Source: an optimization exercise on an open RTL-to-GDS flow (aim: small area). Production flows keep margins and buffers that such runs may drop.
Function was checked by simulation only, so behaviour that the tests miss may differ from the original.
Not every run is shown, and edits may drop behaviour that the tests do not exercise.

## run.sh

```bash
#!/bin/bash
# synth_recipe.tcl (not shown) runs the flow's synth.tcl, then flattens the netlist and writes it again
# the make line also repeats each setting of config.mk as NAME=value (left out here)
make -C /OpenROAD-flow-scripts/flow DESIGN_CONFIG=/design/flow/config.mk WORK_HOME=/design/flow/orfs CLKGATE_MAP_FILE= SYNTH_SCRIPT=/design/flow/synth_recipe.tcl finish
```

## config.mk

```make
export PLATFORM = sky130hd
export DESIGN_NAME = topmodule
export DESIGN_NICKNAME = topmodule
export VERILOG_FILES = /design/flow/design.v
export SDC_FILE = /design/flow/constraint.sdc
export NUM_CORES = 4
export LEC_CHECK = 0
export CAP_MARGIN = 20
export CORE_MARGIN = 2
export CORE_UTILIZATION = 40
export SLEW_MARGIN = 20
```

## constraint.sdc

```tcl
create_clock -name core_clock -period 20.0 [get_ports {clk}]
set_input_delay 4.0000 -clock core_clock [delete_from_list [all_inputs] [get_ports {clk}]]
set_output_delay 4.0000 -clock core_clock [all_outputs]
set_load 0.01 [all_outputs]
```

## design.v

```verilog
module topmodule(clk, rst,
				 u_up, u_down, v_up, v_down, w_up, w_down ,
				 buttom_up , buttom_down , reset,
				 oSEG0,oSEG1,oSEG2,oSEG3);
input clk;
input rst;
input buttom_up,buttom_down;
input reset;
output u_up, u_down, v_up, v_down, w_up, w_down;
output	[6:0]	oSEG0,oSEG1,oSEG2,oSEG3;
wire [16:0] speed;
wire [8:0] volta = 9'h0C0;
wire nextclk;
wire nextclk_rise;
wire secondclk;
wire secondclk_rise;
wire slowpwm;
parameter stop_state = 0;
parameter start_state_1 = 1;
parameter stop_state_1 = 2;
parameter start_state_2 = 3;
parameter stop_state_2 = 4;
parameter start_state_3 = 5;
parameter stop_state_3 = 6;
parameter start_state_4 = 7;
parameter stop_state_4 = 8;
parameter start_state_5 = 9;
parameter stop_state_5 = 10;
parameter start_state_6 = 11;
parameter stop_state_6 = 12;
reg [4:0] current_state;
reg [4:0] next_state;
reg u_up_inline, u_down_inline, v_up_inline, v_down_inline, w_up_inline, w_down_inline;
assign u_down = u_down_inline;
assign v_down = v_down_inline;
assign w_down = w_down_inline;
nextStateClock nextstateclock(clk,rst,speed,nextclk,nextclk_rise);
secondGen secondgen(clk,rst,secondclk,secondclk_rise);
scanbuttom scanb(clk,rst,secondclk_rise,buttom_up,buttom_down,speed , reset);
pwmslowclock ppwmslowclock(clk,rst,slowpwm);
voltaconvert vc_u(u_up_inline,u_up,volta,slowpwm);
voltaconvert vc_w(w_up_inline,w_up,volta,slowpwm);
voltaconvert vc_v(v_up_inline,v_up,volta,slowpwm);
SEG7_LUT_4 LEDOUT(	oSEG0,oSEG1,oSEG2,oSEG3,speed[15:0] );
always@(posedge clk) begin
    if(rst) begin
        current_state <= stop_state;
    end
    else if(nextclk_rise) begin
        if(speed == 0) begin
            current_state <= stop_state;
        end
        else begin
            current_state <= next_state;
        end
    end
end
always@(*) begin
    next_state = current_state + 1;
    if(next_state > start_state_6) begin
        next_state = stop_state;
    end
end
always@(*) begin
    case(current_state)
        stop_state:begin
                    u_up_inline = 0;
                    u_down_inline = 0;
                    v_up_inline = 0;
                    v_down_inline = 0;
                    w_up_inline = 0;
                    w_down_inline = 0;
                    end
        start_state_1:begin
                    u_up_inline = 1;
                    w_down_inline = 1;
                    u_down_inline = 0;
                    v_up_inline = 0;
                    v_down_inline = 0;
                    w_up_inline = 0;
                    end
        start_state_2:begin
                    u_up_inline = 1;
                    v_down_inline = 1;
                    u_down_inline = 0;
                    v_up_inline = 0;
                    w_up_inline = 0;
                    w_down_inline = 0;
                    end
        start_state_3:begin
                    w_up_inline = 1;
                    v_down_inline = 1;
                    u_up_inline = 0;
                    u_down_inline = 0;
                    v_up_inline = 0;
                    w_down_inline = 0;
                    end
        start_state_4:begin
                    w_up_inline = 1;
                    u_down_inline = 1;
                    u_up_inline = 0;
                    v_up_inline = 0;
                    v_down_inline = 0;
                    w_down_inline = 0;
					end
        start_state_5:begin
                    v_up_inline = 1;
                    u_down_inline = 1;
                    u_up_inline = 0;
                    v_down_inline = 0;
                    w_up_inline = 0;
                    w_down_inline = 0;
					end
        start_state_6:begin
                    v_up_inline = 1;
                    w_down_inline = 1;
                    u_up_inline = 0;
                    u_down_inline = 0;
                    v_down_inline = 0;
                    w_up_inline = 0;
                    end
        default:begin
					u_up_inline = 0;
                    u_down_inline = 0;
                    v_up_inline = 0;
                    v_down_inline = 0;
                    w_up_inline = 0;
                    w_down_inline = 0;
					end
    endcase
end
endmodule
module nextStateClock(clk, rst, speed, nextclk, nextclk_rise);
    input clk;
    input rst;
    input [16:0]speed;
    output reg nextclk;
    output nextclk_rise;
    reg [32:0] times;
    wire [32:0] times_inc = times + 1;
    wire [32:0] product = times_inc * speed * 6;
    wire fire = product > 25000;
    wire toggle = fire | (speed == 0);
    assign nextclk_rise = toggle & ~nextclk;
    always@(posedge clk) begin
        if(rst) begin
            times <= 33'h0;
            nextclk <= 1'b1;
        end
        else begin
            times <= fire ? 33'h0 : times_inc;
            if(toggle)
                nextclk <= ~nextclk;
        end
    end
endmodule
module voltaconvert(inline,outline,volta,clk);
	input inline,clk;
	input [8:0] volta;
	output outline;
	assign outline = inline;
endmodule
module pwmslowclock(in,rst,out);
	input in;
	input rst;
	output reg out;
	reg [16:0] counter;
	always@(posedge in) begin
		if(rst) begin
			out <= 1'b1;
			counter <= 17'h0;
		end
		else if(counter + 17'h1 > 25000) begin
			counter <= 17'h0;
			out <= ~out;
		end
		else
			counter <= counter + 17'h1;
	end
endmodule
module secondGen(clk,rst,secondclk,secondclk_rise);  
	input clk;
	input rst;
	output reg secondclk;
	output secondclk_rise;
	reg [32:0] times;
	wire [32:0] times_inc = times + 1;
	wire toggle = times_inc > 100;
	assign secondclk_rise = toggle & ~secondclk;
	always@(posedge clk) begin
		if(rst) begin
			times <= 33'h0;
			secondclk <= 1'b1;
		end
		else begin
			times <= toggle ? 33'h0 : times_inc;
			if(toggle)
				secondclk <= ~secondclk;
		end
	end
endmodule
module scanbuttom(clk,rst,tick,buttom_up,buttom_down,speed , reset);
	input clk,rst,tick,buttom_up,buttom_down,reset;
	output reg [16:0] speed;
	always@(posedge clk )begin
		if(rst) begin
			speed <= 'h0080;
		end
		else if(tick) begin
			if(!buttom_up & (speed < 'h2710)) begin  
				speed <= speed + 10;
			end
			else if(!buttom_down & (speed != 0)) begin
				speed <= speed - 1;
			end
			else if(~reset) begin
				speed <= 0;
			end
		end
	end
endmodule
module SEG7_LUT_4 (	oSEG0,oSEG1,oSEG2,oSEG3,iDIG );
	input	[15:0]	iDIG;
	output	[6:0]	oSEG0,oSEG1,oSEG2,oSEG3;
	SEG7_LUT	u0	(	oSEG0,iDIG[3:0]	);
	SEG7_LUT	u1	(	oSEG1,iDIG[7:4]	);
	SEG7_LUT	u2	(	oSEG2,iDIG[11:8]	);
	SEG7_LUT	u3	(	oSEG3,iDIG[15:12]	);
endmodule
module SEG7_LUT	(	oSEG,iDIG	);
input	[3:0]	iDIG;
output	[6:0]	oSEG;
reg		[6:0]	oSEG;
always @(iDIG)
begin
		case(iDIG)
		4'h1: oSEG = 7'b1111001;	 
		4'h2: oSEG = 7'b0100100; 	 
		4'h3: oSEG = 7'b0110000; 	 
		4'h4: oSEG = 7'b0011001; 	 
		4'h5: oSEG = 7'b0010010; 	 
		4'h6: oSEG = 7'b0000010; 	 
		4'h7: oSEG = 7'b1111000; 	 
		4'h8: oSEG = 7'b0000000; 	 
		4'h9: oSEG = 7'b0011000; 	 
		4'ha: oSEG = 7'b0001000;
		4'hb: oSEG = 7'b0000011;
		4'hc: oSEG = 7'b1000110;
		4'hd: oSEG = 7'b0100001;
		4'he: oSEG = 7'b0000110;
		4'hf: oSEG = 7'b0001110;
		4'h0: oSEG = 7'b1000000;
		endcase
end
endmodule
```

==> flow_summary.json, run 1 <==
{
  "hold_path_depth": 2,
  "place_ws_ns": 8.72,
  "path_class": "reg2reg",
  "synth_simple_gate_area_share_pct": 20.4,
  "netlist.area_leader.share_pct": 31.1,
  "post-route-min-period_ns": 11.37,
  "crit_arrival_ns": 11.69,
  "cts_hold_buf": 0,
  "synth-edff-count": 0,
  "synth_flop_cell": "dfxtp_1",
  "portBuffers": 38,
  "drc": 0,
  "antenna_found_initial": 2,
  "inv_count": 469,
  "setup_viol": 0,
  "dpl.cell_count": 3156,
  "synth.distinct_cells": 88,
  "cts_buffers": 17,
  "yosys_warnings": 6,
  "die_area_um2": 53300,
  "drtIter0Drc": 1012,
  "h-tree-depth": 4,
  "largest_class": "multi-input gates",
  "antenna_cells": 1,
  "rows": 83,
  "drv_cap": 0,
  "ios": 39,
  "timing.final.ws_setup_ns": 8.63,
  "grt_pass1_wl_um": 90000,
  "slowest_stage": "dfxtp_1",
  "drt_wl_total_um": 55700,
  "vias": 16834,
  "worst_clock_skew_ns": 0.0121,
  "r2r_cells": 38,
  "multi_input_area_um2": 16200,
  "synth_most_common_cell": "inv_1",
  "min_period_over_period_pct": 56.9,
  "hpwl_um": 42400,
  "antenna_left": 0,
  "outcome": "no timing/DRC/antenna violations",
  "cp_max_fo": 24,
  "synthAdderAreaFrac_pct": 38.8,
  "die_w_um": 231,
  "cts_tree": "done",
  "clock_buffers": 19,
  "nFillCells": 5065,
  "critPathRequiredTime_ns": 20.32,
  "rrSetupSlack_ns": 8.63,
  "synth_area_um2": 20600,
  "multi_input_cells": 1811,
  "min_from": "secondgen.secondclk$_SDFFE_PP1N_",
  "hold_path_end": "secondgen.secondclk$_SDFFE_PP1N_",
  "buffer_area_share_pct": 3.07,
  "finalHoldViolCount": 0,
  "avgSynthCellArea_um2": 8.28,
  "layout_commonest_cell": "inv_1",
  "grt_max_degree": 42,
  "finalSetupTns_ns": 0,
  "whs_ns": 0.519,
  "layout_common_cells": "468 x inv_1, 320 x fa_1, 296 x nand2_1",
  "synth_top_family_by_area": "adder cells",
  "ys_ff_latch": 117,
  "coreArea_um2": 51100,
  "tap_cells": 680,
  "area_delta_synth_final_pct": 8.77,
  "cts_resized": 0,
  "startpoint_type": "register",
  "final_max_slew_viol_count": 0,
  "die_h_um": 231,
  "finalNonFillerCells": 3189,
  "cpPeakStageDelay_ns": 0.89,
  "routed_via_density": 5.28
}
run 1: metal layers:
metal	vias to the layer above	share of wire [%]	track usage, %
met5	-	0.016	0
met4	2	3.0	7.68
met3	111	4.9	2.50
met2	482	48	36.2
met1	8373	44	27.5
li1	7866	-	-
run 1: critical path: cells and delay by family, from the launching register on:
kind                     cells  cell delay (ns)
XOR/XNOR                     3             1.03
AO/OA/AOI/OAI               14             3.32
buffers and inverters        4             0.24
adder cells (fa/ha/maj)      9             3.98
flip-flops                   1             0.89
AND/OR/NAND/NOR              8             1.77
run 1: state kept, by name (all words and copies together), names as in the netlist:
| register | flops |
|---|---|
| secondgen.times | 33 |
| nextstateclock.times | 32 |
| scanb.speed | 17 |
| oSEG0 | 7 |
| oSEG1 | 7 |
| oSEG2 | 7 |
| oSEG3 | 7 |
| current_state | 5 |
| nextstateclock.nextclk | 1 |
| secondgen.secondclk | 1 |
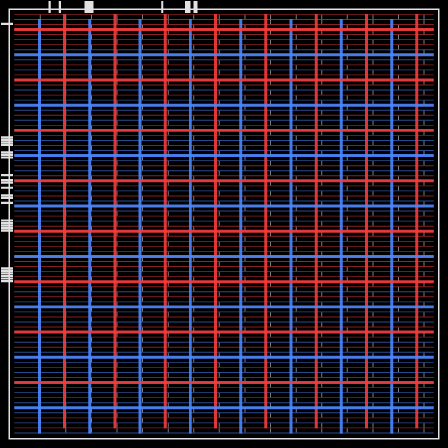
run_1/floorplan.png
Pins as bars on the die edge. Tap cells in grey.
[red] VDD
[blue] VSS
tap cells: 680
met1 rails: 84
signal pins: 39
rows: 83
met5 straps: 16

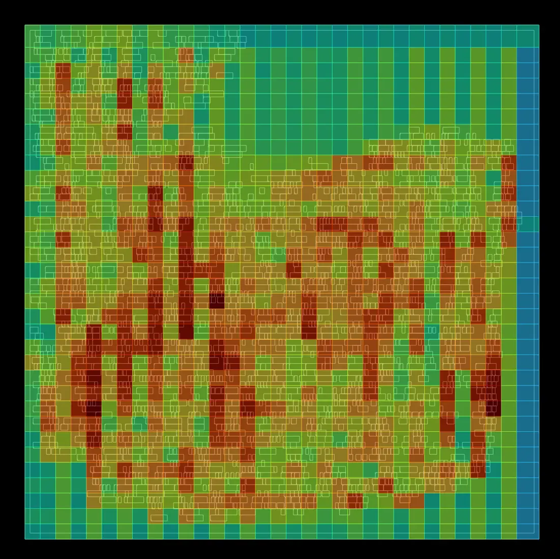
run_1/congestion_map.png
Final Util: 43.8%
met3 Use GR: 2.50%
gr usage total: 21.2%
WL/cell: 17.5 µm
GR Util met2: 36.2%

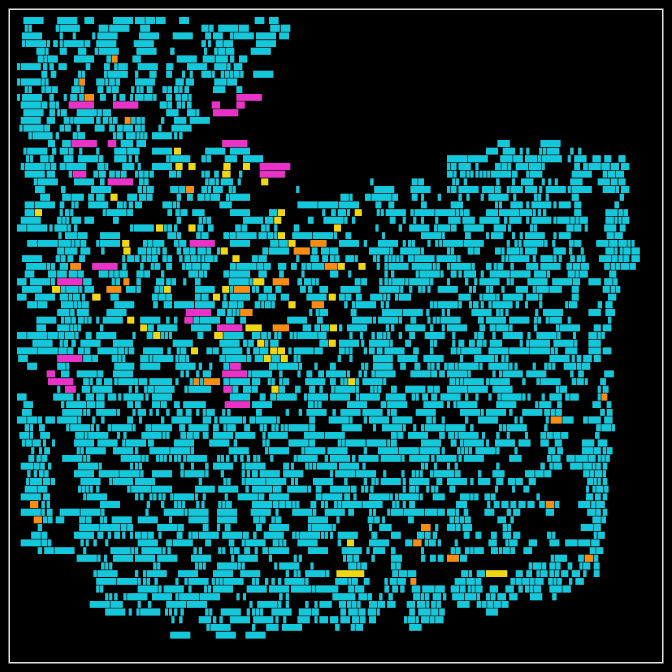
run_1/sizing.png
[cyan] x1 and smaller | cells: 2404
[yellow] x3 and x4 | cells: 49
[orange] x2 | cells: 28
[magenta] x6 and larger | cells: 27

==> run 1 -> run 2 <==
==> design.v (replaced) <==
module topmodule(clk, rst,
				 u_up, u_down, v_up, v_down, w_up, w_down ,
				 buttom_up , buttom_down , reset,
				 oSEG0,oSEG1,oSEG2,oSEG3);
input clk;
input rst;
input buttom_up,buttom_down;
input reset;
output u_up, u_down, v_up, v_down, w_up, w_down;
output	[6:0]	oSEG0,oSEG1,oSEG2,oSEG3;
localparam [13:0] Q0 = 14'd12217;    
reg [13:0] speed;
reg [12:0] times;
reg [13:0] q;
reg        ovf;
reg        nextclk;
reg        on;
reg  [2:0] ph;
reg  [7:0] lfsr;
localparam [7:0] L0 = 8'h25;
wire tick = ~|(lfsr & 8'hDE);
always @(posedge clk) begin
    if (rst | tick)
        lfsr <= L0;
    else
        lfsr <= {lfsr[6:0], lfsr[7] ^ lfsr[2]};
end
wire zero   = (speed == 14'd0);
wire lt_top = (speed < 14'd10000);
wire do_up  = tick & ~buttom_up & lt_top;
wire do_dn  = tick & ~do_up & ~buttom_down & ~zero;
wire do_clr = tick & ~do_up & ~do_dn & ~reset;
wire [14:0] sum   = {1'b0, q} + {1'b0, speed};
wire        fire  = ovf | sum[14];
wire [12:0] t_inc = times + 13'd1;
wire        big   = |t_inc[12:9];
wire [12:0] ten_t = {t_inc[8:0], 3'b000} + {2'b00, t_inc[8:0], 1'b0};
wire [14:0] q_up  = {1'b0, sum[13:0]} + {2'b00, ten_t};
wire [13:0] q_dn  = sum[13:0] + {1'b1, ~times};
wire        toggle = fire | zero;
wire        nrise  = toggle & ~nextclk;
always @(posedge clk) begin
    if (rst) begin
        speed   <= 14'd128;
        times   <= 13'd0;
        q       <= Q0;
        ovf     <= 1'b0;
        nextclk <= 1'b1;
        on      <= 1'b0;
        ph      <= 3'b000;
    end
    else begin
        if (do_up)
            speed <= speed + 14'd10;
        else if (do_dn)
            speed <= speed - 14'd1;
        else if (do_clr)
            speed <= 14'd0;
        if (fire)
            times <= 13'd0;
        else if (~(zero & times[12]))
            times <= t_inc;
        if (fire | do_clr)
            q <= Q0;
        else if (do_up)
            q <= q_up[13:0];
        else if (do_dn)
            q <= q_dn;
        else
            q <= sum[13:0];
        ovf <= ~fire & do_up & (big | q_up[14]);
        if (toggle)
            nextclk <= ~nextclk;
        if (nrise) begin
            if (zero) begin
                on <= 1'b0;
                ph <= 3'b000;
            end
            else begin
                on <= ~on;
                if (on)
                    ph <= {ph[1:0], ~ph[2]};
            end
        end
    end
end
assign u_up   = on & ~ph[2] & ~ph[1];
assign v_down = on & ~ph[2] &  ph[0];
assign w_up   = on &  ph[1] &  ph[0];
assign u_down = on &  ph[2] &  ph[1];
assign v_up   = on &  ph[2] & ~ph[0];
assign w_down = on & ~ph[1] & ~ph[0];
SEG7_LUT u0 (oSEG0, speed[3:0]);
SEG7_LUT u1 (oSEG1, speed[7:4]);
SEG7_LUT u2 (oSEG2, speed[11:8]);
SEG7_LUT u3 (oSEG3, {2'b00, speed[13:12]});
endmodule
module SEG7_LUT	(	oSEG,iDIG	);
input	[3:0]	iDIG;
output	[6:0]	oSEG;
reg		[6:0]	oSEG;
always @(*)
begin
		case(iDIG)
		4'h1: oSEG = 7'b1111001;
		4'h2: oSEG = 7'b0100100;
		4'h3: oSEG = 7'b0110000;
		4'h4: oSEG = 7'b0011001;
		4'h5: oSEG = 7'b0010010;
		4'h6: oSEG = 7'b0000010;
		4'h7: oSEG = 7'b1111000;
		4'h8: oSEG = 7'b0000000;
		4'h9: oSEG = 7'b0011000;
		4'ha: oSEG = 7'b0001000;
		4'hb: oSEG = 7'b0000011;
		4'hc: oSEG = 7'b1000110;
		4'hd: oSEG = 7'b0100001;
		4'he: oSEG = 7'b0000110;
		4'hf: oSEG = 7'b0001110;
		default: oSEG = 7'b1000000;
		endcase
end
endmodule
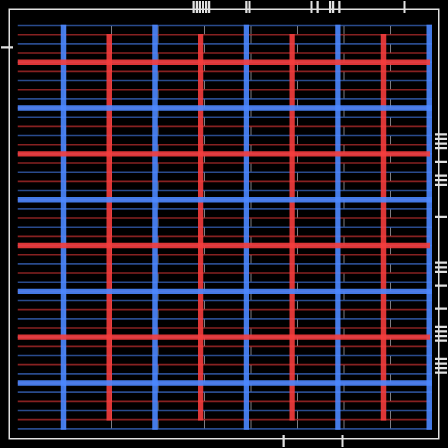
run_2/floorplan.png
Pins as bars on the die edge. Tap cells in grey.
[blue] VSS
[red] VDD
met5 straps: 8
signal pins: 39
rows: 44
tap cells: 184
met4 straps: 9

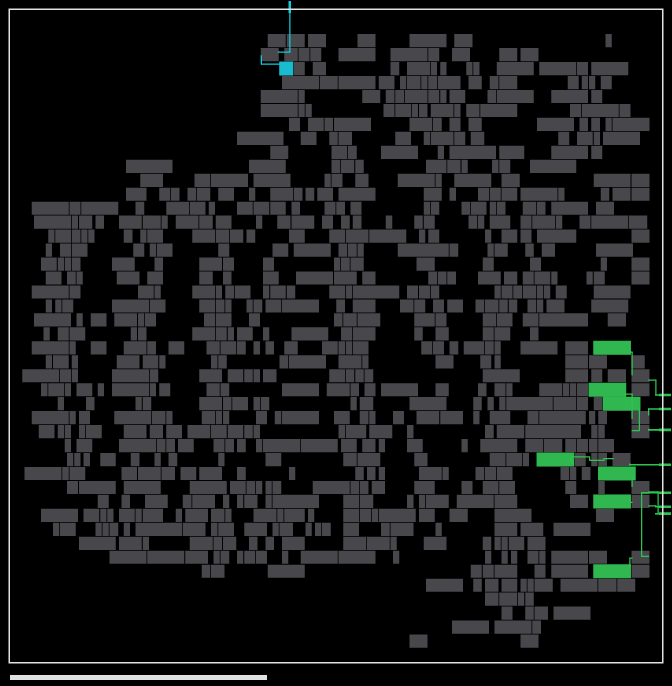
run_2/port_trees.png
Scale bar: 50 µm.
[cyan] u_up | bits: 1 | direction: output | end cells: 1 | buffers: 1 | wire: 15.7 µm
[green] oSEG0 | bits: 7 | direction: output | end cells: 7 | buffers: 7 | wire: 76.5 µm

==> run 2 against run 1 <==
  * Critical endpoint is now oSEG1[3]$_DFF_P_
  * Critical path type is now in2reg
  * Setup slack better by 4.3 ns
  * Still clean on timing, DRC and antenna
  * First-iteration DRC count shrank 57%
  * Highest routed layer is now met4
  * Sequential share of layout area grew 13 points
  * Register-to-register slack improved by 6.7 ns
  * Count of clock-buffer cells in the layout decreased by 10
  * Hold slack worse by 0.078 ns
==> flow_summary.json, run 2 <==
{
  "min_from": "lfsr[1]$_SDFF_PP0_",
  "synth_xor_area_share_pct": 7.09,
  "portBuffers": 37,
  "synth_flop_cell": "dfxtp_1",
  "layout_common_cells": "81 x dfxtp_1, 63 x nor2_1, 61 x ha_1",
  "drt_wl_total_um": 14900,
  "rrSetupSlack_ns": 15.36,
  "drv_cap": 0,
  "die_area_um2": 16100,
  "hold_path_depth": 1,
  "h-tree-depth": 3,
  "synth_area_um2": 6050,
  "outcome": "no timing/DRC/antenna violations",
  "cp_max_fo": 18,
  "die_w_um": 127,
  "r2r_cells": 18,
  "avgSynthCellArea_um2": 8.30,
  "rows": 44,
  "place_ws_ns": 12.60,
  "cts_tree": "done",
  "cts_hold_buf": 0,
  "drtIter0Drc": 438,
  "nets": 824,
  "hpwl_um": 11100,
  "fin_util_pct": 46.7,
  "synthAdderAreaFrac_pct": 15.9,
  "antenna_found_initial": 0,
  "finalHoldViolCount": 0,
  "critPathRequiredTime_ns": 20.24,
  "drc": 0,
  "hold_path_end": "lfsr[2]$_SDFF_PP1_",
  "synth_top_family_by_area": "compound AO/OA/AOI/OAI gates",
  "antenna_left": 0,
  "whs_ns": 0.441,
  "area_delta_synth_final_pct": 12.9,
  "grt_max_degree": 32,
  "cts_buffers": 9,
  "wl_met2_um": 7110,
  "synth-edff-count": 0,
  "dpl.cell_count": 921,
  "ios": 39,
  "reg_top3": "q x14, speed x14, times x13",
  "wl_met1_um": 6900,
  "cts_resized": 0,
  "layout_commonest_cell": "dfxtp_1",
  "synth_simple_gate_area_share_pct": 20.4,
  "antenna_cells": 0,
  "dr.max_layer_used": "met4",
  "setup_viol": 0,
  "final_max_slew_viol_count": 0,
  "startpoint_type": "primary input",
  "finalSetupTns_ns": 0,
  "timing.final.ws_setup_ns": 12.90,
  "synth.distinct_cells": 81,
  "min_period_over_period_pct": 35.5,
  "path_class": "in2reg",
  "die_h_um": 127,
  "finalNonFillerCells": 937,
  "grt_pass1_wl_um": 24800,
  "worst_clock_skew_ns": 0.0114,
  "netlist.area_leader.share_pct": 26.8,
  "synth_most_common_cell": "dfxtp_1",
  "coreArea_um2": 14600,
  "routed_via_density": 5.71,
  "post-route-min-period_ns": 7.10,
  "ys_ff_latch": 81
}
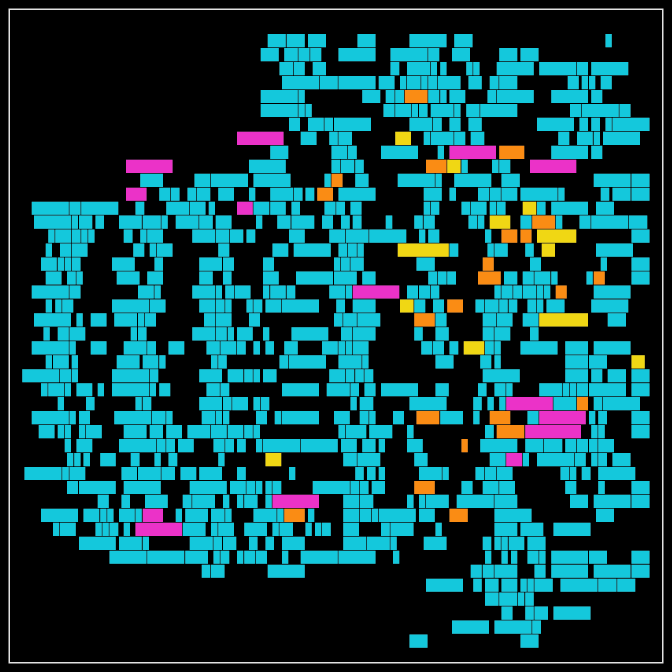
run_2/sizing.png
[magenta] x6 and larger | cells: 14
[yellow] x3 and x4 | cells: 12
[cyan] x1 and smaller | cells: 705
[orange] x2 | cells: 22

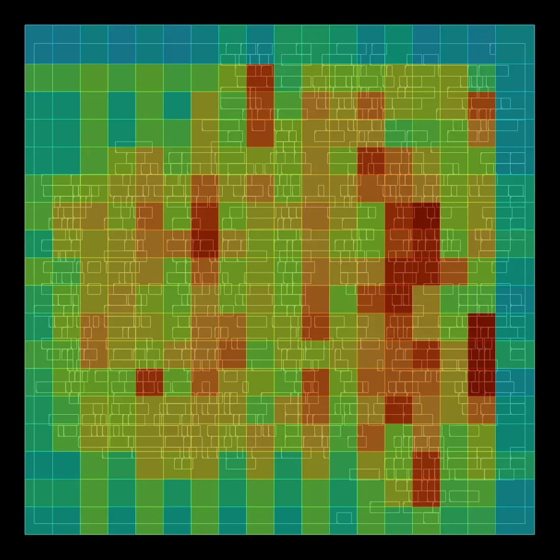
run_2/congestion_map.png
WL/cell: 15.9 µm
gr usage total: 19.0%

-- run 2: cell families (layout without fill, tap and decap cells) --
group                    count (synthesis)  count (layout)
AND/OR/NAND/NOR                        249             249
AO/OA/AOI/OAI                          187             187
multiplexers                             9               9
buffers and inverters                   82             106
other                                    1               1
flip-flops                              81              81
XOR/XNOR                                49              49
adder cells (fa/ha/maj)                 71              71
-- run 2: critical path, stage by stage --
cell and delay, ns:
clkdlybuf4s50_1 0.46, a221o_1 0.43, nor2_2 0.73, a221o_1 0.26, o21ai_0 0.14, nor2_1 0.25
inv_1 0.13, ha_1 0.34, or3_1 0.38, a21oi_1 0.15, a211oi_1 0.05
-- run 2: final cells by class --
class | instances | area, µm²
Tap cell | 184 | 230
Inverter | 49 | 184
Multi-Input combinational cell | 566 | 4090
Clock inverter | 7 | 86.3
Timing Repair Buffer | 41 | 400
Sequential cell | 81 | 1620
Fill cell | 1419 | 7810
Clock buffer | 9 | 225
-- run 2: per-layer routing --
metal / vias up / track usage, %
met5: - / 0
met4: 0 / 5.69
met3: 18 / 4.23
met2: 135 / 32.3
met1: 2512 / 24.1
li1: 2681 / -

-- static timing again, ports no longer ideal --
Ports are ideal in the flow. The routed layouts listed here were re-timed in OpenROAD. Step 1 sets driving cells, clkbuf_16 on the clock port and buf_2 on the other inputs (assumed; they add their load-dependent delay and slew). Step 2 times the ports against the registers' clock, not the clock port: input delays grow and output delays shrink by t, the midpoint of the rising clock arrivals with the driver on. a / b / c = ideal ports / drivers / drivers and shift; a / b = the first two.
| run | t, ns | setup slack, ns | latest minus earliest clock arrival (ns) |
|---|---|---|---|
| run 1 | 0.465 | 8.630 / 8.630 / 8.630 | 0.012 / 0.012 |
| run 2 | 0.387 | 12.899 / 12.913 / 12.527 | 0.012 / 0.013 |
After both steps every run listed still meets setup and hold. The setup slack of run 2, which loses most, moves by +0.014 ns with the drivers and by -0.372 ns with both steps.
